Background: an optimization exercise with open tools, aiming at small area. Do not read the settings as production practice.
Function was checked by simulation only, so behaviour that the tests miss may differ from the original.
Power and IR drop assume default switching activity.

### Wiring by layer

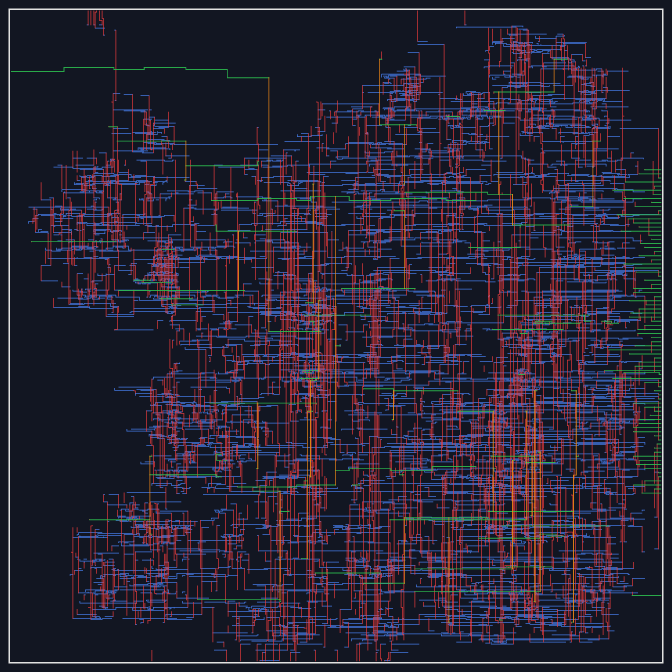
### Nets reached from selected ports

Bar = 50 µm.
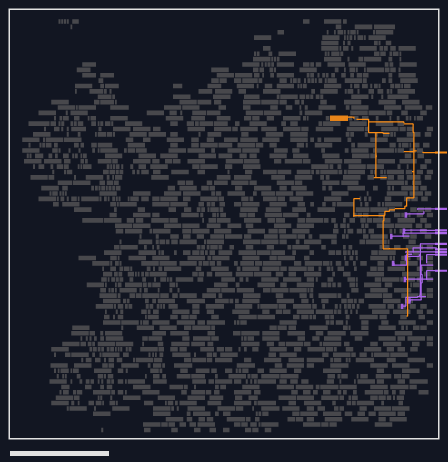
### Met1 routing

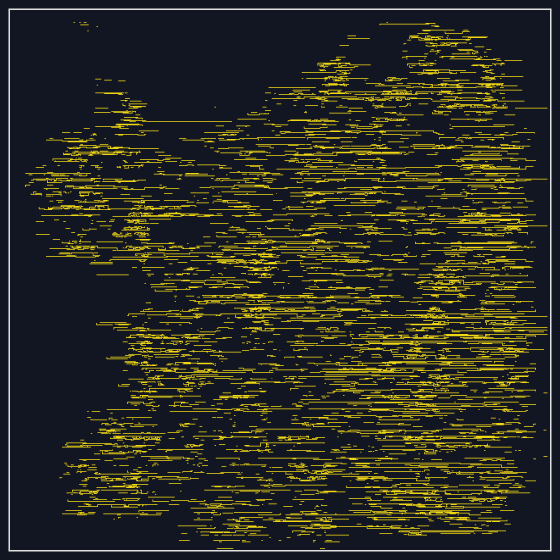
==> flow/design.v <==
module mcu_inf(
mcu_csn,
mcu_sck,
mcu_mosi,
mcu_miso,
spi_data,
spi_vld,
dev_id,
clk_sys,
rst_n
);
input mcu_csn;
input mcu_sck;
input mcu_mosi;
output mcu_miso;
output [7:0]	spi_data;
output				spi_vld;
input	 [7:0]	dev_id;
input clk_sys;
input rst_n;
wire csn;
io_filter u_io_csn(
.io_in(mcu_csn),
.io_real(csn),
.clk_sys(clk_sys),
.rst_n(rst_n)
);
wire sck;
io_filter u_io_sck(
.io_in(mcu_sck),
.io_real(sck),
.clk_sys(clk_sys),
.rst_n(rst_n)
);
wire csn_r;
wire csn_f;
edge_det u_edge_csn(
.din(csn),
.dr(csn_r),
.df(csn_f),
.clk_sys(clk_sys),
.rst_n(rst_n)
);
wire sck_r;
wire sck_f;
edge_det u_edge_sck(
.din(sck),
.dr(sck_r),
.df(sck_f),
.clk_sys(clk_sys),
.rst_n(rst_n)
);
reg [2:0] cnt_sck;
wire wd_sck;
always @ (posedge clk_sys or negedge rst_n)	begin
	if(~rst_n)
		cnt_sck <= 3'h0;
	else if(wd_sck)
		cnt_sck <= 3'h0;
	else if(sck_r)
		cnt_sck <= cnt_sck + 3'h1;
	else ;
end
reg [2:0] cnt_sck_reg;
always @ (posedge clk_sys)
	cnt_sck_reg <= cnt_sck;
wire cnt_sck_keep = (cnt_sck == cnt_sck_reg) & (cnt_sck != 3'h0);
reg [19:0] cnt_wd;
always @ (posedge clk_sys or negedge rst_n)	begin
	if(~rst_n)
		cnt_wd <= 20'h0;
	else if(cnt_sck_keep)
		cnt_wd <= cnt_wd + 20'h1;
	else 
		cnt_wd <= 20'h0;
end
assign wd_sck= (cnt_wd == 20'd10_000_00) ? 1'b1 : 1'b0;		 
reg [7:0] lock_mset;
always @ (posedge clk_sys or negedge rst_n)	begin
	if(~rst_n)
		lock_mset <= 8'h0;
	else if(sck_r)
		lock_mset <= {lock_mset[6:0],mcu_mosi};
	else ;
end
wire sck_byte;
assign sck_byte = (cnt_sck == 3'h7) & sck_r;
reg [1:0]	sck_byte_reg;
always @ (posedge clk_sys)
	sck_byte_reg <= {sck_byte_reg[0],sck_byte};
wire [7:0]	spi_data;
wire				spi_vld;
assign spi_data = lock_mset;
assign spi_vld = sck_byte_reg[1];
reg [7:0] lock_gset;
wire dev_id_change;
always @ (posedge clk_sys or negedge rst_n)	begin
	if(~rst_n)
		lock_gset <= 8'hff;
	else if(spi_vld)
		lock_gset <= dev_id;
	else if(dev_id_change)
		lock_gset <= dev_id;
	else if(sck_f)
		lock_gset <= {lock_gset[6:0],1'b0};
	else ;
end
reg [7:0] dev_id_old;
always @ (posedge clk_sys)
	dev_id_old <= dev_id;
assign dev_id_change = (dev_id_old != dev_id) ? 1'b1 : 1'b0;
reg mcu_miso;
always @ (posedge clk_sys or negedge rst_n)	begin
	if(~rst_n)
		mcu_miso <= 1'b1;
	else if(sck_f)
		mcu_miso <= lock_gset[7];
	else ;
end
endmodule
module io_filter(
io_in,
io_real,
clk_sys,
rst_n
);
input io_in;
output io_real;
input clk_sys;
input rst_n;
reg [7:0]	io_reg;
always @(posedge clk_sys or negedge rst_n)	begin
	if(~rst_n)
		io_reg <= 8'h0;
	else 
		io_reg <= {io_reg[6:0],io_in};
end
reg io_real;
always @(posedge clk_sys or negedge rst_n)	begin
	if(~rst_n)
		io_real <= 1'b0;
	else if(io_reg == 8'h0)
		io_real <= 1'b0;
	else if(io_reg == 8'hff)
		io_real <= 1'b1;
	else ;
end
endmodule
module edge_det(
din,
dr,
df,
clk_sys,
rst_n
);
input din;
output dr;
output df;
input clk_sys;
input rst_n;
reg dreg;
always @(posedge clk_sys)	
	dreg <= din;
wire dr = (~dreg) & din;
wire df = dreg & (~din);
endmodule
module devid_gen(
dev_id,
fx_waddr,
fx_wr,
fx_data,
spi_data,
spi_vld,
mcu_sel,
mcu_a,
clk_sys,
rst_n
);
output [7:0]	dev_id;
input [15:0]	fx_waddr;
input					fx_wr;
input [7:0]		fx_data;
input [7:0]	spi_data;
input				spi_vld;
input 			mcu_sel;
output [2:0]	mcu_a;
input	clk_sys;
input	rst_n;
wire case1 ;
wire case2 ;
assign case1 = spi_vld & (~mcu_sel);
assign case2 = fx_wr & (fx_waddr == 16'h0);
reg [7:0]	dev_id;
always @ (posedge clk_sys or negedge rst_n)	begin
	if(~rst_n)
		dev_id <= 8'hff;
	else if(spi_vld & (~mcu_sel))
		dev_id <= spi_data;
	else if(fx_wr & (fx_waddr == 16'h0))
		dev_id <= fx_data;
	else ;
end
reg [2:0] mcu_a;
always @(posedge clk_sys or negedge rst_n)	begin
	if(~rst_n)
		mcu_a <= 3'h4;
	else if(case1)
		mcu_a <= 3'h1;
	else if(case2)
		mcu_a <= 3'h0;
	else ;
end
endmodule
module rx_ctrl_phy(
rx,
tbit_period,
rx_vld,
rx_data,
clk_sys,
rst_n
);
input 				rx;
input  [19:0]	tbit_period;
output 				rx_vld;
output [7:0]	rx_data;
input clk_sys;
input rst_n;
reg [7:0]	rx_reg;
always @ (posedge clk_sys) 
	rx_reg <= {rx_reg[6:0],rx};
reg rx_real;
always @ (posedge clk_sys or negedge rst_n)	begin
	if(~rst_n)
		rx_real <= 1'b1;
	else if(rx_reg == 8'hff)
		rx_real <= 1'b1;
	else if(rx_reg == 8'h0)
		rx_real <= 1'b0;
	else ;
end
reg rx_real_reg;
always @(posedge clk_sys)
	rx_real_reg <= rx_real;
parameter S_IDLE = 4'h0;
parameter S_START = 4'h1;
parameter S_S7 = 4'h2;
parameter S_S6 = 4'h3;
parameter S_S5 = 4'h4;
parameter S_S4 = 4'h5;
parameter S_S3 = 4'h6;
parameter S_S2 = 4'h7;
parameter S_S1 = 4'h8;
parameter S_S0 = 4'h9;
parameter S_STOP = 4'ha;
parameter S_DONE = 4'hf;
reg [3:0] st_rx_phy;
wire rx_falling;
wire finish_bit;
always @ (posedge clk_sys or negedge rst_n)	begin
	if(~rst_n)
		st_rx_phy <= S_IDLE;
	else begin
		case (st_rx_phy)
			S_IDLE : st_rx_phy <= rx_falling ? S_START : S_IDLE;
			S_START: st_rx_phy <= finish_bit ? S_S7 : S_START;
			S_S7	 : st_rx_phy <= finish_bit ? S_S6 : S_S7;
			S_S6	 : st_rx_phy <= finish_bit ? S_S5 : S_S6;
			S_S5	 : st_rx_phy <= finish_bit ? S_S4 : S_S5;
			S_S4	 : st_rx_phy <= finish_bit ? S_S3 : S_S4;
			S_S3	 : st_rx_phy <= finish_bit ? S_S2 : S_S3;
			S_S2	 : st_rx_phy <= finish_bit ? S_S1 : S_S2;
			S_S1	 : st_rx_phy <= finish_bit ? S_S0 : S_S1;
			S_S0	 : st_rx_phy <= finish_bit ? S_STOP : S_S0;
			S_STOP : st_rx_phy <= finish_bit ? S_DONE : S_STOP;
			S_DONE : st_rx_phy <= S_IDLE;
			default : st_rx_phy <= S_IDLE;
		endcase
	end
end
wire send_bit = (st_rx_phy != S_IDLE) & (st_rx_phy != S_DONE);
assign rx_falling = (~rx_real) & rx_real_reg;
reg [19:0] cnt_cycle;
always @(posedge clk_sys or negedge rst_n)	begin
	if(~rst_n)
		cnt_cycle <= 20'h0;
	else if(cnt_cycle == (tbit_period - 20'h1))
		cnt_cycle <= 20'h0;
	else if(send_bit)
		cnt_cycle <= cnt_cycle + 20'h1;
	else 
		cnt_cycle <= 20'h0;
end
assign finish_bit = (cnt_cycle == (tbit_period - 20'h1)) ? 1'b1 : 1'b0;
wire [19:0] point_get = {1'b0,tbit_period[19:1]} - 20'h1;
reg [7:0] rx_data_int;
always @ (posedge clk_sys or negedge rst_n)	begin
	if(~rst_n)
		rx_data_int <= 8'h0;
	else if(cnt_cycle == point_get)	begin
		case(st_rx_phy)
			S_S7 : rx_data_int[7] <= rx_real;
			S_S6 : rx_data_int[6] <= rx_real;
			S_S5 : rx_data_int[5] <= rx_real;
			S_S4 : rx_data_int[4] <= rx_real;
			S_S3 : rx_data_int[3] <= rx_real;
			S_S2 : rx_data_int[2] <= rx_real;
			S_S1 : rx_data_int[1] <= rx_real;
			S_S0 : rx_data_int[0] <= rx_real;			
			default : ;
		endcase
	end
	else ;
end
reg [7:0] rx_data;
reg rx_vld;
always @ (posedge clk_sys)	
	rx_vld <= (st_rx_phy == S_DONE) ? 1'b1 : 1'b0;
always @ (posedge clk_sys or negedge rst_n)	begin
	if(~rst_n)
		rx_data <= 8'h0;
	else if(st_rx_phy == S_DONE)
		rx_data <= rx_data_int;
	else ;
end
endmodule
module rx_ctrl_dec(
cmdr_dev,
cmdr_mod,
cmdr_addr,
cmdr_data,
cmdr_vld,
rx_vld,
rx_data,
clk_sys,
rst_n
);
output [7:0]	cmdr_dev;
output [7:0]	cmdr_mod;
output [7:0]	cmdr_addr;
output [7:0]	cmdr_data;
output 				cmdr_vld;
input				rx_vld;
input [7:0]	rx_data;
input clk_sys;
input rst_n;
parameter S_IDLE = 3'h0;
parameter S_S1 = 3'h1;
parameter S_S2 = 3'h2;
parameter S_S3 = 3'h3;
parameter S_FAIL = 3'h6;
parameter S_DONE = 3'h7;
reg [2:0] st_rx_dec;
wire timeout_rx;
always @ (posedge clk_sys or negedge rst_n)	begin
	if(~rst_n)
		st_rx_dec <= S_IDLE;
	else begin
		case(st_rx_dec)
			S_IDLE : st_rx_dec <= rx_vld ? S_S1 : S_IDLE;
			S_S1 : st_rx_dec <= timeout_rx ? S_FAIL : (rx_vld ? S_S2 : S_S1);
			S_S2 : st_rx_dec <= timeout_rx ? S_FAIL : (rx_vld ? S_S3 : S_S2);
			S_S3 : st_rx_dec <= timeout_rx ? S_FAIL : (rx_vld ? S_DONE : S_S3);
			S_FAIL : st_rx_dec <= S_IDLE;
			S_DONE : st_rx_dec <= S_IDLE;
			default : st_rx_dec <= S_IDLE;
		endcase
	end
end
reg [19:0] cnt_cycle;
always @(posedge clk_sys or negedge rst_n)	begin
	if(~rst_n)
		cnt_cycle <= 20'h0;
	else if((st_rx_dec == S_S1) | (st_rx_dec == S_S2) |(st_rx_dec == S_S3))
		cnt_cycle <= cnt_cycle + 20'h1;
	else 
		cnt_cycle <= 20'h0;
end
assign timeout_rx = (cnt_cycle == 20'd1_000_00) ? 1'b1 : 1'b0;
reg [7:0] cmdr_dev;
reg [7:0]	cmdr_mod;
reg [7:0]	cmdr_addr;
reg [7:0]	cmdr_data;
always @ (posedge clk_sys or negedge rst_n)	begin
	if(~rst_n) begin
		cmdr_dev <= 8'h0;
		cmdr_mod <= 8'h0;
		cmdr_addr <= 8'h0;
		cmdr_data <= 8'h0;
	end
	else if(rx_vld)	begin
		case(st_rx_dec)
			S_IDLE : cmdr_dev <=  rx_data ;
			S_S1 : cmdr_mod <= rx_data;
			S_S2 : cmdr_addr <= rx_data;
			S_S3 : cmdr_data <= rx_data;
			default : ;
		endcase
	end
	else ;
end
wire cmdr_vld;
assign cmdr_vld = (st_rx_dec == S_DONE) ? 1'b1 : 1'b0;
endmodule
module rx_ctrl_top(
rx_ctrl,
cmdr_dev,
cmdr_mod,
cmdr_addr,
cmdr_data,
cmdr_vld,
clk_sys,
pluse_us,
rst_n
);
input rx_ctrl;
output [7:0]	cmdr_dev;
output [7:0]	cmdr_mod;
output [7:0]	cmdr_addr;
output [7:0]	cmdr_data;
output 				cmdr_vld;
input clk_sys;
input pluse_us;
input rst_n;
wire [7:0]	rx_ctrl_data;
wire 				rx_ctrl_vld;
rx_ctrl_phy u_rx_ctrl_phy(
.rx(rx_ctrl),
.tbit_period(20'd1000),
.rx_vld(rx_ctrl_vld),
.rx_data(rx_ctrl_data),
.clk_sys(clk_sys),
.rst_n(rst_n)
);
rx_ctrl_dec u_rx_ctrl_dec(
.cmdr_dev(cmdr_dev),
.cmdr_mod(cmdr_mod),
.cmdr_addr(cmdr_addr),
.cmdr_data(cmdr_data),
.cmdr_vld(cmdr_vld),
.rx_vld(rx_ctrl_vld),
.rx_data(rx_ctrl_data),
.clk_sys(clk_sys),
.rst_n(rst_n)
);
endmodule
module factory_ctrl(
cmdr_dev,
cmdr_mod,
cmdr_addr,
cmdr_data,
cmdr_vld,
cmdt_dev,
cmdt_mod,
cmdt_addr,
cmdt_data,
cmdt_vld,
cmdl_dev,
cmdl_mod,
cmdl_addr,
cmdl_data,
cmdl_vld,
dev_id,
clk_sys,
pluse_us,
rst_n
);
input [7:0]	cmdr_dev;
input [7:0]	cmdr_mod;
input [7:0]	cmdr_addr;
input [7:0]	cmdr_data;
input 			cmdr_vld;
output [7:0]	cmdt_dev;
output [7:0]	cmdt_mod;
output [7:0]	cmdt_addr;
output [7:0]	cmdt_data;
output				cmdt_vld;
output [7:0]	cmdl_dev;
output [7:0]	cmdl_mod;
output [7:0]	cmdl_addr;
output [7:0]	cmdl_data;
output 				cmdl_vld;
input [7:0]	dev_id;
input clk_sys;
input pluse_us;
input rst_n;
wire broadcast = (cmdr_dev == 8'hff) ? 1'b1 : 1'b0;
wire localhost = (cmdr_dev == dev_id) ? 1'b1 : 1'b0;
wire cmd_setid = broadcast & (cmdr_mod == 8'h0) & (cmdr_addr == 8'h0) ;
reg [7:0]	cmdt_dev;
reg [7:0]	cmdt_mod;
reg [7:0]	cmdt_addr;
reg [7:0]	cmdt_data;
reg				cmdt_vld;
reg [7:0]	cmdl_dev;
reg [7:0]	cmdl_mod;
reg [7:0]	cmdl_addr;
reg [7:0]	cmdl_data;
reg 			cmdl_vld;
always @ (posedge clk_sys)	begin
	cmdt_dev <= cmdr_dev;
	cmdt_mod <= cmdr_mod;
	cmdt_addr <= cmdr_addr;
	cmdt_data <= cmd_setid ? (cmdr_data + 8'h1) : cmdr_data;
	cmdl_dev <= cmdr_dev;
	cmdl_mod <= cmdr_mod;
	cmdl_addr <= cmdr_addr;
	cmdl_data <= cmdr_data;
end
always @ (posedge clk_sys or negedge rst_n)	begin
	if(~rst_n)
		cmdl_vld <= 1'b0;
	else if((broadcast | localhost) & cmdr_vld) 
		cmdl_vld <= 1'b1;
	else 
		cmdl_vld <= 1'b0;
end
always @ (posedge clk_sys or negedge rst_n)	begin
	if(~rst_n)
		cmdt_vld <= 1'b0;
	else if(~localhost & cmdr_vld) 
		cmdt_vld <= 1'b1;
	else 
		cmdt_vld <= 1'b0;
end
endmodule
module tx_ctrl_enc(
fire_tx,
done_tx,
data_tx,
cmdt_dev,
cmdt_mod,
cmdt_addr,
cmdt_data,
cmdt_vld,
clk_sys,
rst_n
);
output	fire_tx;
input		done_tx;
output [7:0]	data_tx;
input [7:0]	cmdt_dev;
input [7:0]	cmdt_mod;
input [7:0]	cmdt_addr;
input [7:0]	cmdt_data;
input 			cmdt_vld;
input clk_sys;
input rst_n;
reg [31:0] lock_data;
always @ (posedge clk_sys or negedge rst_n)	begin
	if(~rst_n)
		lock_data <=  32'h0;
	else if(cmdt_vld)
		lock_data <= {cmdt_dev,cmdt_mod,cmdt_addr,cmdt_data};
	else ;
end
parameter S_IDLE = 4'h0;
parameter S_FS1 = 4'h1;
parameter S_WS1 = 4'h2;
parameter S_FS2 = 4'h3;
parameter S_WS2 = 4'h4;
parameter S_FS3 = 4'h5;
parameter S_WS3 = 4'h6;
parameter S_FS4 = 4'h7;
parameter S_WS4 = 4'h8;
parameter S_DONE = 4'hf;
reg [3:0] st_tx_enc;
always @ (posedge clk_sys or negedge rst_n)	begin
	if(~rst_n)
		st_tx_enc <= S_IDLE;
	else begin
		case(st_tx_enc)
			S_IDLE : st_tx_enc <= cmdt_vld ? S_FS1 : S_IDLE;
			S_FS1 : st_tx_enc <= S_WS1;
			S_WS1 : st_tx_enc <= done_tx ? S_FS2 : S_WS1;
			S_FS2 : st_tx_enc <= S_WS2;
			S_WS2 : st_tx_enc <= done_tx ? S_FS3 : S_WS2;
			S_FS3 : st_tx_enc <= S_WS3;
			S_WS3 : st_tx_enc <= done_tx ? S_FS4 : S_WS3;
			S_FS4 : st_tx_enc <= S_WS4;
			S_WS4 : st_tx_enc <= done_tx ? S_DONE : S_WS4;
			S_DONE : st_tx_enc <= S_IDLE;
			default : st_tx_enc <= S_IDLE;
		endcase
	end
end
wire fire_tx = 	(st_tx_enc == S_FS1) | (st_tx_enc == S_FS2) |
								(st_tx_enc == S_FS3) | (st_tx_enc == S_FS4) ;
wire [7:0]	data_tx;
assign data_tx = 	(st_tx_enc == S_FS1) ? lock_data[31:24] :
									(st_tx_enc == S_FS2) ? lock_data[23:16] :
									(st_tx_enc == S_FS3) ? lock_data[15:8] :
									(st_tx_enc == S_FS4) ? lock_data[7:0] : 8'h0;
endmodule
module tx_ctrl_phy(
tx,
fire_tx,
done_tx,
data_tx,
tbit_period,
clk_sys,
rst_n
);
output tx;
input fire_tx;
output done_tx;
input [7:0]		data_tx;
input [19:0]	tbit_period;
input clk_sys;
input rst_n;
reg [7:0] data;
always @ (posedge clk_sys or negedge rst_n)	begin
	if(~rst_n)
		data <= 8'h0;
	else if(fire_tx)
		data <= data_tx;
	else ;
end
parameter S_IDLE = 4'h0;
parameter S_START = 4'h1;
parameter S_S7 = 4'h2;
parameter S_S6 = 4'h3;
parameter S_S5 = 4'h4;
parameter S_S4 = 4'h5;
parameter S_S3 = 4'h6;
parameter S_S2 = 4'h7;
parameter S_S1 = 4'h8;
parameter S_S0 = 4'h9;
parameter S_STOP = 4'ha;
parameter S_STOP2 = 4'hb;
parameter S_DONE = 4'hf;
reg [3:0] st_tx_phy;
wire finish_bit;
always @ (posedge clk_sys or negedge rst_n)	begin
	if(~rst_n)
		st_tx_phy <= S_IDLE ;
	else begin
		case(st_tx_phy)
			S_IDLE : st_tx_phy <= fire_tx ? S_START : S_IDLE;
			S_START: st_tx_phy <= finish_bit ? S_S7 : S_START;
			S_S7   : st_tx_phy <= finish_bit ? S_S6 : S_S7;
			S_S6   : st_tx_phy <= finish_bit ? S_S5 : S_S6;
			S_S5   : st_tx_phy <= finish_bit ? S_S4 : S_S5;
			S_S4   : st_tx_phy <= finish_bit ? S_S3 : S_S4;
			S_S3   : st_tx_phy <= finish_bit ? S_S2 : S_S3;
			S_S2   : st_tx_phy <= finish_bit ? S_S1 : S_S2;
			S_S1   : st_tx_phy <= finish_bit ? S_S0 : S_S1;
			S_S0   : st_tx_phy <= finish_bit ? S_STOP : S_S0;
			S_STOP : st_tx_phy <= finish_bit ? S_STOP2 : S_STOP;
			S_STOP2: st_tx_phy <= finish_bit ? S_DONE : S_STOP2;
			S_DONE : st_tx_phy <= S_IDLE;
			default : st_tx_phy <= S_IDLE;
		endcase
	end
end
wire send_bit = (st_tx_phy != S_IDLE) & (st_tx_phy != S_DONE);
reg [19:0] cnt_cycle;
always @(posedge clk_sys or negedge rst_n)	begin
	if(~rst_n)
		cnt_cycle <= 20'h0;
	else if(cnt_cycle == (tbit_period - 20'h1))
		cnt_cycle <= 20'h0;
	else if(send_bit)
		cnt_cycle <= cnt_cycle + 20'h1;
	else 
		cnt_cycle <= 20'h0;
end
assign finish_bit = (cnt_cycle == (tbit_period - 20'h1)) ? 1'b1 : 1'b0;
wire done_tx;
assign done_tx = (st_tx_phy == S_DONE) ? 1'b1 : 1'b0;
wire tx;
assign tx = (st_tx_phy == S_S7) ? data[7] : 
						(st_tx_phy == S_S6) ? data[6] : 
						(st_tx_phy == S_S5) ? data[5] : 
						(st_tx_phy == S_S4) ? data[4] : 
						(st_tx_phy == S_S3) ? data[3] : 
						(st_tx_phy == S_S2) ? data[2] : 
						(st_tx_phy == S_S1) ? data[1] :
						(st_tx_phy == S_S0) ? data[0] :	
						(st_tx_phy == S_START ) ? 1'b0 : 1'b1;
endmodule
module tx_ctrl_top(
tx_ctrl,
cmdt_dev,
cmdt_mod,
cmdt_addr,
cmdt_data,
cmdt_vld,
clk_sys,
rst_n
);
output tx_ctrl;
input [7:0]	cmdt_dev;
input [7:0]	cmdt_mod;
input [7:0]	cmdt_addr;
input [7:0]	cmdt_data;
input 			cmdt_vld;
input clk_sys;
input rst_n;
wire fire_tx;
wire done_tx;
wire [7:0]	data_tx;
tx_ctrl_enc u_tx_enc(
.fire_tx(fire_tx),
.done_tx(done_tx),
.data_tx(data_tx),
.cmdt_dev(cmdt_dev),
.cmdt_mod(cmdt_mod),
.cmdt_addr(cmdt_addr),
.cmdt_data(cmdt_data),
.cmdt_vld(cmdt_vld),
.clk_sys(clk_sys),
.rst_n(rst_n)
);
tx_ctrl_phy u_tx_phy(
.tx(tx_ctrl),
.fire_tx(fire_tx),
.done_tx(done_tx),
.data_tx(data_tx),
.tbit_period(20'd1000),
.clk_sys(clk_sys),
.rst_n(rst_n)
);
endmodule
module fx_bc(
cmdl_mod,
cmdl_addr,
cmdl_data,
cmdl_vld,
fx_waddr,
fx_wr,
fx_data,
fx_rd,
fx_raddr,
fx_q,
clk_sys,
rst_n
);
input [7:0] cmdl_mod;
input [7:0] cmdl_addr;
input [7:0] cmdl_data;
input 			cmdl_vld;
output [15:0]	fx_waddr;
output 				fx_wr;
output [7:0]	fx_data;
output				fx_rd;
output [15:0]	fx_raddr;
input  [7:0]	fx_q;
input clk_sys;
input rst_n;
wire en_wr = (cmdl_mod[7:6] == 2'b10) ? 1'b1 : 1'b0;
wire en_rd = (cmdl_mod[7:6] == 2'b00) ? 1'b1 : 1'b0;
wire [5:0] mod_id = cmdl_mod[5:0];
wire [15:0] waddr = en_wr ? {2'h0,mod_id,cmdl_addr} : 16'h0;
wire [15:0] raddr = en_rd ? {2'h0,mod_id,cmdl_addr} : 16'h0;
wire [7:0]	data = en_wr ? cmdl_data : 8'h0;
reg [15:0]	fx_waddr;
reg 				fx_wr;
reg [7:0]		fx_data;
reg					fx_rd;
reg [15:0]	fx_raddr;
always @(posedge clk_sys or negedge rst_n)	begin
	if(~rst_n)	begin
		fx_waddr <= 16'h0;
		fx_wr <= 1'b0;
		fx_data <= 8'h0;
		fx_rd <= 1'b0;
		fx_raddr <= 16'h0;
	end
	else  begin
		fx_wr <= cmdl_vld ? en_wr : 1'b0;
		fx_rd <= cmdl_vld ? en_rd : 1'b0;
		fx_waddr <= cmdl_vld ? waddr : 16'h0;
		fx_raddr <= cmdl_vld ? raddr : 16'h0;
		fx_data <= cmdl_vld ? data : 8'h0;
	end
end
endmodule
module fx_bm(
fx_waddr,
fx_wr,
fx_data,
fx_rd,
fx_raddr,
fx_q,
bm_data,
bm_vld,
clk_sys,
rst_n
);
input [15:0]	fx_waddr;
input 				fx_wr;
input [7:0]	fx_data;
input				fx_rd;
input [15:0]	fx_raddr;
input  [7:0]	fx_q;
output [31:0]	bm_data;
output				bm_vld;
input clk_sys;
input rst_n;
wire fx_op = fx_wr | fx_rd;
reg  fx_op_reg;
reg  bm_vld;
always @(posedge clk_sys)	begin
	fx_op_reg <= fx_op;
	bm_vld <= fx_op_reg;
end
reg [31:0] bm_data;
always @ (posedge clk_sys or negedge rst_n)	begin
	if(~rst_n)
		bm_data <= 32'h0;
	else if(fx_op_reg)
		bm_data[7:0] <= fx_q;
	else if(fx_op)	begin
		bm_data[15:8] <= fx_data;
		bm_data[31:16] <= fx_wr ? (fx_waddr | 16'h8000) : fx_raddr;
	end
	else ;
end
endmodule
module cfg_reg(
fx_waddr,
fx_wr,
fx_data,
fx_rd,
fx_raddr,
fx_q,
mod_id,
dev_id,
clk_sys,
rst_n
);
input 				fx_wr;
input [7:0]		fx_data;
input [15:0]	fx_waddr;
input [15:0]	fx_raddr;
input 				fx_rd;
output  [7:0]	fx_q;
input  [5:0]	mod_id;
input  [7:0]	dev_id;
input clk_sys;
input rst_n;
wire dev_wsel = (fx_waddr[13:8]== mod_id) ? 1'b1 :1'b0;
wire dev_rsel = (fx_raddr[13:8]== mod_id) ? 1'b1 :1'b0;
wire now_wr = fx_wr & dev_wsel;
wire now_rd = fx_rd & dev_rsel;
reg [7:0] cfg_dbg0;
reg [7:0] cfg_dbg1;
reg [7:0] cfg_dbg2;
reg [7:0] cfg_dbg3;
reg [7:0] cfg_dbg4;
reg [7:0] cfg_dbg5;
reg [7:0] cfg_dbg6;
reg [7:0] cfg_dbg7;
always @ (posedge clk_sys or negedge rst_n)	begin
	if(~rst_n)	begin
		cfg_dbg0 <= 8'h80;
		cfg_dbg1 <= 8'h81;
		cfg_dbg2 <= 8'h82;
		cfg_dbg3 <= 8'h83;
		cfg_dbg4 <= 8'h84;
		cfg_dbg5 <= 8'h85;
		cfg_dbg6 <= 8'h86;
		cfg_dbg7 <= 8'h87;
	end
	else if(now_wr) begin
		case(fx_waddr[7:0])
			8'h80 : cfg_dbg0 <= fx_data;
			8'h81 : cfg_dbg1 <= fx_data;
			8'h82 : cfg_dbg2 <= fx_data;
			8'h83 : cfg_dbg3 <= fx_data;
			8'h84 : cfg_dbg4 <= fx_data;
			8'h85 : cfg_dbg5 <= fx_data;
			8'h86 : cfg_dbg6 <= fx_data;
			8'h87 : cfg_dbg7 <= fx_data;
			default : ;
		endcase
	end
	else ;
end
reg [7:0] q0;
always @(posedge clk_sys or negedge rst_n)	begin
	if(~rst_n) begin
		q0 <= 8'h0;
	end
	else if(now_rd) begin
		case(fx_raddr[7:0])
			8'h0  : q0 <= mod_id;
			8'h10 : q0 <= dev_id;
			8'h80 : q0 <= cfg_dbg0;
			8'h81 : q0 <= cfg_dbg1;
			8'h82 : q0 <= cfg_dbg2;
			8'h83 : q0 <= cfg_dbg3;
			8'h84 : q0 <= cfg_dbg4;
			8'h85 : q0 <= cfg_dbg5;
			8'h86 : q0 <= cfg_dbg6;
			8'h87 : q0 <= cfg_dbg7;
			default : q0 <= 8'h0;
		endcase
	end
	else 
		q0 <= 8'h0;
end
wire [7:0] fx_q;
assign fx_q = q0;
endmodule
module control_top(
tx_ctrl,
rx_ctrl,
fx_waddr,
fx_wr,
fx_data,
fx_rd,
fx_raddr,
fx_q,
mcu_csn,
mcu_sck,
mcu_mosi,
mcu_miso,
mcu_sel,
mcu_a,
bm_data,
bm_vld,
dev_id,
mod_id,
clk_sys,
pluse_us,
rst_n
);
output tx_ctrl;
input  rx_ctrl;
output [15:0]	fx_waddr;
output 				fx_wr;
output [7:0]	fx_data;
output				fx_rd;
output [15:0]	fx_raddr;
input  [7:0]	fx_q;
input mcu_csn;
input mcu_sck;
input mcu_mosi;
output mcu_miso;
input mcu_sel;
output [2:0]	mcu_a;
output [31:0]	bm_data;
output 				bm_vld;
output [7:0]	dev_id;
input  [5:0]	mod_id;
input clk_sys;
input pluse_us;
input rst_n;
wire [7:0]	spi_data;
wire 				spi_vld;
mcu_inf u_mcu_inf(
.mcu_csn(mcu_csn),
.mcu_sck(mcu_sck),
.mcu_mosi(mcu_mosi),
.mcu_miso(mcu_miso),
.spi_data(spi_data),
.spi_vld(spi_vld),
.dev_id(dev_id),
.clk_sys(clk_sys),
.rst_n(rst_n)
);
wire [7:0]	dev_id;
devid_gen u_devid(
.dev_id(dev_id),
.fx_waddr(fx_waddr),
.fx_wr(fx_wr),
.fx_data(fx_data),
.spi_data(spi_data),
.spi_vld(spi_vld),
.mcu_sel(mcu_sel),
.mcu_a(mcu_a),
.clk_sys(clk_sys),
.rst_n(rst_n)
);
wire [7:0]	cmdr_dev;
wire [7:0]	cmdr_mod;
wire [7:0]	cmdr_addr;
wire [7:0]	cmdr_data;
wire 				cmdr_vld;
rx_ctrl_top u_rx_ctrl(
.rx_ctrl(rx_ctrl),
.cmdr_dev(cmdr_dev),
.cmdr_mod(cmdr_mod),
.cmdr_addr(cmdr_addr),
.cmdr_data(cmdr_data),
.cmdr_vld(cmdr_vld),
.clk_sys(clk_sys),
.pluse_us(pluse_us),
.rst_n(rst_n)
);
wire [7:0]	cmdt_dev;
wire [7:0]	cmdt_mod;
wire [7:0]	cmdt_addr;
wire [7:0]	cmdt_data;
wire				cmdt_vld;
wire [7:0]	cmdl_dev;
wire [7:0]	cmdl_mod;
wire [7:0]	cmdl_addr;
wire [7:0]	cmdl_data;
wire				cmdl_vld;
factory_ctrl u_factory_ctrl(
.cmdr_dev(cmdr_dev),
.cmdr_mod(cmdr_mod),
.cmdr_addr(cmdr_addr),
.cmdr_data(cmdr_data),
.cmdr_vld(cmdr_vld),
.cmdt_dev(cmdt_dev),
.cmdt_mod(cmdt_mod),
.cmdt_addr(cmdt_addr),
.cmdt_data(cmdt_data),
.cmdt_vld(cmdt_vld),
.cmdl_dev(cmdl_dev),
.cmdl_mod(cmdl_mod),
.cmdl_addr(cmdl_addr),
.cmdl_data(cmdl_data),
.cmdl_vld(cmdl_vld),
.dev_id(dev_id),
.clk_sys(clk_sys),
.pluse_us(pluse_us),
.rst_n(rst_n)
);
tx_ctrl_top u_tx_ctrl(
.tx_ctrl(tx_ctrl),
.cmdt_dev(cmdt_dev),
.cmdt_mod(cmdt_mod),
.cmdt_addr(cmdt_addr),
.cmdt_data(cmdt_data),
.cmdt_vld(cmdt_vld),
.clk_sys(clk_sys),
.rst_n(rst_n)
);
wire [7:0]	fx_q_all;
fx_bc u_fx_bc(
.cmdl_mod(cmdl_mod),
.cmdl_addr(cmdl_addr),
.cmdl_data(cmdl_data),
.cmdl_vld(cmdl_vld),
.fx_waddr(fx_waddr),
.fx_wr(fx_wr),
.fx_data(fx_data),
.fx_rd(fx_rd),
.fx_raddr(fx_raddr),
.fx_q(fx_q_all),
.clk_sys(clk_sys),
.rst_n(rst_n)
);
fx_bm u_fx_bm(
.fx_waddr(fx_waddr),
.fx_wr(fx_wr),
.fx_data(fx_data),
.fx_rd(fx_rd),
.fx_raddr(fx_raddr),
.fx_q(fx_q_all),
.bm_data(bm_data),
.bm_vld(bm_vld),
.clk_sys(clk_sys),
.rst_n(rst_n)
);
wire [7:0]	fx_q_ctrl;
cfg_reg u_ctrl_reg(
.fx_waddr(fx_waddr),
.fx_wr(fx_wr),
.fx_data(fx_data),
.fx_rd(fx_rd),
.fx_raddr(fx_raddr),
.fx_q(fx_q_ctrl),
.mod_id(mod_id),
.dev_id(dev_id),
.clk_sys(clk_sys),
.rst_n(rst_n)
);
assign fx_q_all = fx_q_ctrl | fx_q;
endmodule
==> flow/run.sh <==
#!/bin/bash
# synth_recipe.tcl (not shown) runs the flow's synth.tcl, then flattens the netlist and writes it again
# the make line also repeats each setting of config.mk as NAME=value (left out here)
make -C /OpenROAD-flow-scripts/flow DESIGN_CONFIG=/design/flow/config.mk WORK_HOME=/design/flow/orfs CLKGATE_MAP_FILE= SYNTH_SCRIPT=/design/flow/synth_recipe.tcl finish
==> flow/config.mk <==
export PLATFORM = sky130hd
export DESIGN_NAME = control_top
export DESIGN_NICKNAME = control_top
export VERILOG_FILES = /design/flow/design.v
export SDC_FILE = /design/flow/constraint.sdc
export NUM_CORES = 4
export LEC_CHECK = 0
export CAP_MARGIN = 20
export CORE_MARGIN = 2
export CORE_UTILIZATION = 40
export SLEW_MARGIN = 20
==> flow/constraint.sdc <==
create_clock -name core_clock -period 10.0 [get_ports {clk_sys}]
set_input_delay 2.0000 -clock core_clock [delete_from_list [all_inputs] [get_ports {clk_sys}]]
set_output_delay 2.0000 -clock core_clock [all_outputs]
set_load 0.01 [all_outputs]
==> key figures <==
Floorplanning
  • Initial core utilization: 0.4072
  • FP Rows: 77
  • Die Y: 216.6 µm
  • Core ar.: 0.04441 mm²
  • Die width: 216.6 µm
  • Total Die Area: 0.04693 mm²

Cells and area
  • Area of the multi-input gates: 0.007151 mm²
  • Share of post-route cells with drive strength above 1: 0.2209
  • Top reg by flops: u_tx_ctrl.u_tx_enc.lock_data
  • Biggest regs: u_tx_ctrl.u_tx_enc.lock_data x32, u_fx_bm.bm_data x31
  • Largest register FFs: 32
  • NumNets Final: 1,619
  • Filler cells: 3,945
  • Most frequent cells in the layout: dfrtp_1, mux2_2, nor2_1
  • Fin cells: 2,217
  • Reg area: 0.01053 mm²
  • Antenna cells: 0
  • Synthesis-to-layout area growth: 17.73%
  • Commonest non-fill, non-tap cell in the layout: dfrtp_1

Worst setup path
  • Max stage delay on crit path: 0.49 ns
  • Reg-to-Reg Start: u_fx_bc.fx_waddr[6]$_DFF_PN0_
  • R2r setup slk: 7.38 ns
  • Endpoint class of the critical path: output port
  • Crit path to: tx_ctrl
  • CP top delay family: compound AO/OA/AOI/OAI gates
  • Top cell by count, worst path: nand2b_1
  • CP Cell Sequence: nand2b_1 -> o21ai_0 -> nand2b_1 -> a221oi_1 -> o22ai_1 -> clkdlybuf4s50_1
  • Worst path buffer plus inverter count: 1
  • Worst Setup SP: u_tx_ctrl.u_tx_phy.st_tx_phy[2]$_DFF_PN0_
  • CP Max Fanout: 10
  • CP Data Required Time: 8.00 ns
  • Slowest-stage cell, CP: clkdlybuf4s50_1
  • Levels on crit path: 6
  • Arrival time at the worst endpoint: 2.34 ns
  • Critical R2R Capture: u_ctrl_reg.cfg_dbg6[0]$_DFFE_PN0P_
  • Worst Setup Start Kind: register
  • Reg2reg path depth: 5
  • CP Class: register to output port

Yosys
  • Sequential area share after synthesis: 0.5822
  • Cell taking the most area after synthesis: dfrtp_1
  • Post-synth EDFFs: 0
  • Yosys warns: 12
  • Top post-synthesis cells by area: dfrtp_1, mux2_2, dfxtp_1
  • Netlist Area Pre-Place: 0.01808 mm²
  • Mapped Cells: 1,493
  • Register bit total from synthesis: 432
  • Dominant synthesized flop cell: dfrtp_1
  • Synth unique cells: 72
  • Post-synth top area share: 0.4525
  • Syn avg cell area: 12.11 µm²

Hold path
  • Hold Path Cell Cnt: 0
  • Min-Delay Startpoint: u_mcu_inf.sck_byte_reg[0]$_DFF_P_
  • Hold endpoint: u_mcu_inf.sck_byte_reg[1]$_DFF_P_

Timing
  • Setup TNS: 0 ns
  • Final hold vios: 0
  • Worst-Margin Slew: 0.9924 ns
  • Final number of setup-violating endpoints: 0
  • Fin Clk Skew: 0.02614 ns
  • Worst relative slew slack: 0.3370
  • Tcrit/Tclk final: 0.4341
  • Setup repair after global routing missed its margin: no
  • Fmax: 230.4 MHz

CTS
  • PostCTS Resize Cnt: 0
  • Hold Buf Count CTS: 0
  • Max H-tree Level: 2
  • Later-pin clock latency in the skew report: 0.58 ns
  • # clock sinks: 432
  • CTS buffer count: 47
  • Post-CTS setup buffers: 0
  • Clock transition at path regs: 0.06 ns
  • Clock Tree Buf Depth: 3
  • CTS tree: built

Placed design
  • Gp weighted congestion: 0.8384
  • Area post-placement: 0.01961 mm²
  • DP Cell Count: 2,130
  • Final HPWL from detailed placement: 25.61 mm

Drt
  • Antenna viol nets, final: 0
  • Vias per cell: 5.137
  • Initial drt markers: 776
  • First-pass DRT Iterations: 5
  • DRC: 0
  • DR WL/cell: 17.34 µm

Power
  • VDD IR max: 0.1529 mV
  • Cell Pwr Density: 175.6 mW/mm²
  • Power Total: 3.740 mW

Status
  • Status: timing/DRC/antenna clean

Global routing
  • Vias in the first global route: 11,430
  • Initial antenna violation count: 0
  • Total grt overflow: 0
  • First-pass GRT wire length: 62.86 mm

Run
  • MaxCap Viol Count: 0
-- 'Wiring by layer' (at the start) --
[met1] blue | wire length: 18,000 µm
[met2] red | wire length: 17,700 µm
[met3] green | wire length: 1,800 µm
[met4] orange | wire length: 971 µm
vias: 11,390
WL final: 38.44 mm
total track usage: 0.1663

-- 'Nets reached from selected ports' (at the start) --
[`fx_q`] purple | direction: input | end cells: 8 | buffers: 8 | wire: 240 µm
[`fx_wr`] orange | direction: output | end cells: 1 | buffers: 2 | wire: 249 µm
Buffers on Ports: 101
Ports: 110

-- 'Met1 routing' (at the start) --
wire length on this layer: 18,000 µm
main direction: horizontal
grt met1 use: 0.2276

-- worst register-to-register path: cells and delay by family (launching register included) --
family | cells | cell delay [ns]
multiplexers | 1 | 0.40
AND/OR/NAND/NOR | 4 | 1.70
flip-flops | 1 | 0.41
-- cells in the mapped netlist (8+ instances only) --
library cell and count:
buf_2 10, nor2b_1 8, xnor2_1 49, nor2_2 8, clkbuf_1 45, ha_1 10, dfstp_2 39, dfrtp_1 327
and2_1 46, nor3_1 24, o21ai_0 45, nand3_1 47, dfxtp_1 66, xor2_1 58, and4_1 10, nor2_1 139
mux2i_1 39, nand2_1 78, mux4_2 11, inv_1 26, and3_1 16, nand4_1 32, nor4_1 19, mux2_2 192
a21oi_1 36
-- area by class of cell --
type                            count  area share
Clock buffer                       68     0.06658
Tap cell                          592     0.03479
Multi-Input combinational cell    968      0.3358
Clock inverter                     19     0.01193
Timing Repair Buffer              112     0.05177
Inverter                           26    0.004584
Sequential cell                   432      0.4945
-- where the power goes --
group / switching, mW / total [mW] / leakage [nW] / internal, mW
clock: 0.704 / 1.82 / 0.831 / 1.12
sequential: 0.0298 / 1.80 / 5.43 / 1.77
combinational: 0.0712 / 0.115 / 2.87 / 0.0443
-- metrics by stage --
step	util	setup slack [ns]	hold WS, ns
floorplan	-	6.622	0.3096
global placement	0.4416	5.680	0.3136
detailed placement	0.4416	5.666	0.3165
CTS	0.4793	5.562	0.3304
global route	0.4794	5.339	0.3329
finish	0.4794	5.659	0.3298
-- metal layers --
metal / wire, µm / up-vias / track usage
met5: 0 / - / 0
met4: 971 / 0 / 0.05160
met3: 1796 / 66 / 0.03382
met2: 17690 / 227 / 0.2663
met1: 17980 / 5672 / 0.2276
li1: - / 5423 / -
-- logic make-up (layout without fill, tap and decap cells) --
group / Yosys count / after routing / share of synthesized area
xor gates and xnor gates: 107 / 107 / 0.05182
other: 1 / 6 / 0.0002074
DFF: 432 / 432 / 0.5822
AOI/OAI and AO/OA: 124 / 124 / 0.04075
adders and majority gates: 10 / 10 / 0.006919
and+or+nand+nor: 479 / 479 / 0.1397
muxes: 242 / 242 / 0.1548
buffers and inverters: 98 / 225 / 0.02359

[port drivers added, routing unchanged]
The flow's constraints put no driver on any port. The routed layout listed below was extracted and timed again, unchanged, in two steps. Step 1 assumes that a clkbuf_16 drives the clock port and a buf_2 every other input. Step 2, shift: input delay + t, output delay - t, t = (earliest + latest rising clock arrival at the registers) / 2. This alone moves slack from input paths to output paths. Slacks: ideal ports / drivers / drivers and shift; pairs: ideal ports / drivers.
t (ns): 0.615
slack for setup (ns): 5.659 / 5.607 / 5.645
hold slack, ns: 0.330 / 0.330 / 0.330
worst data-port slew with drivers (ns): 0.05
cell pins on the clock port's net: 1
After both steps this run still meets setup and hold. For this run, drivers alone change the setup slack by -0.052 ns; drivers and shift together by -0.014 ns.
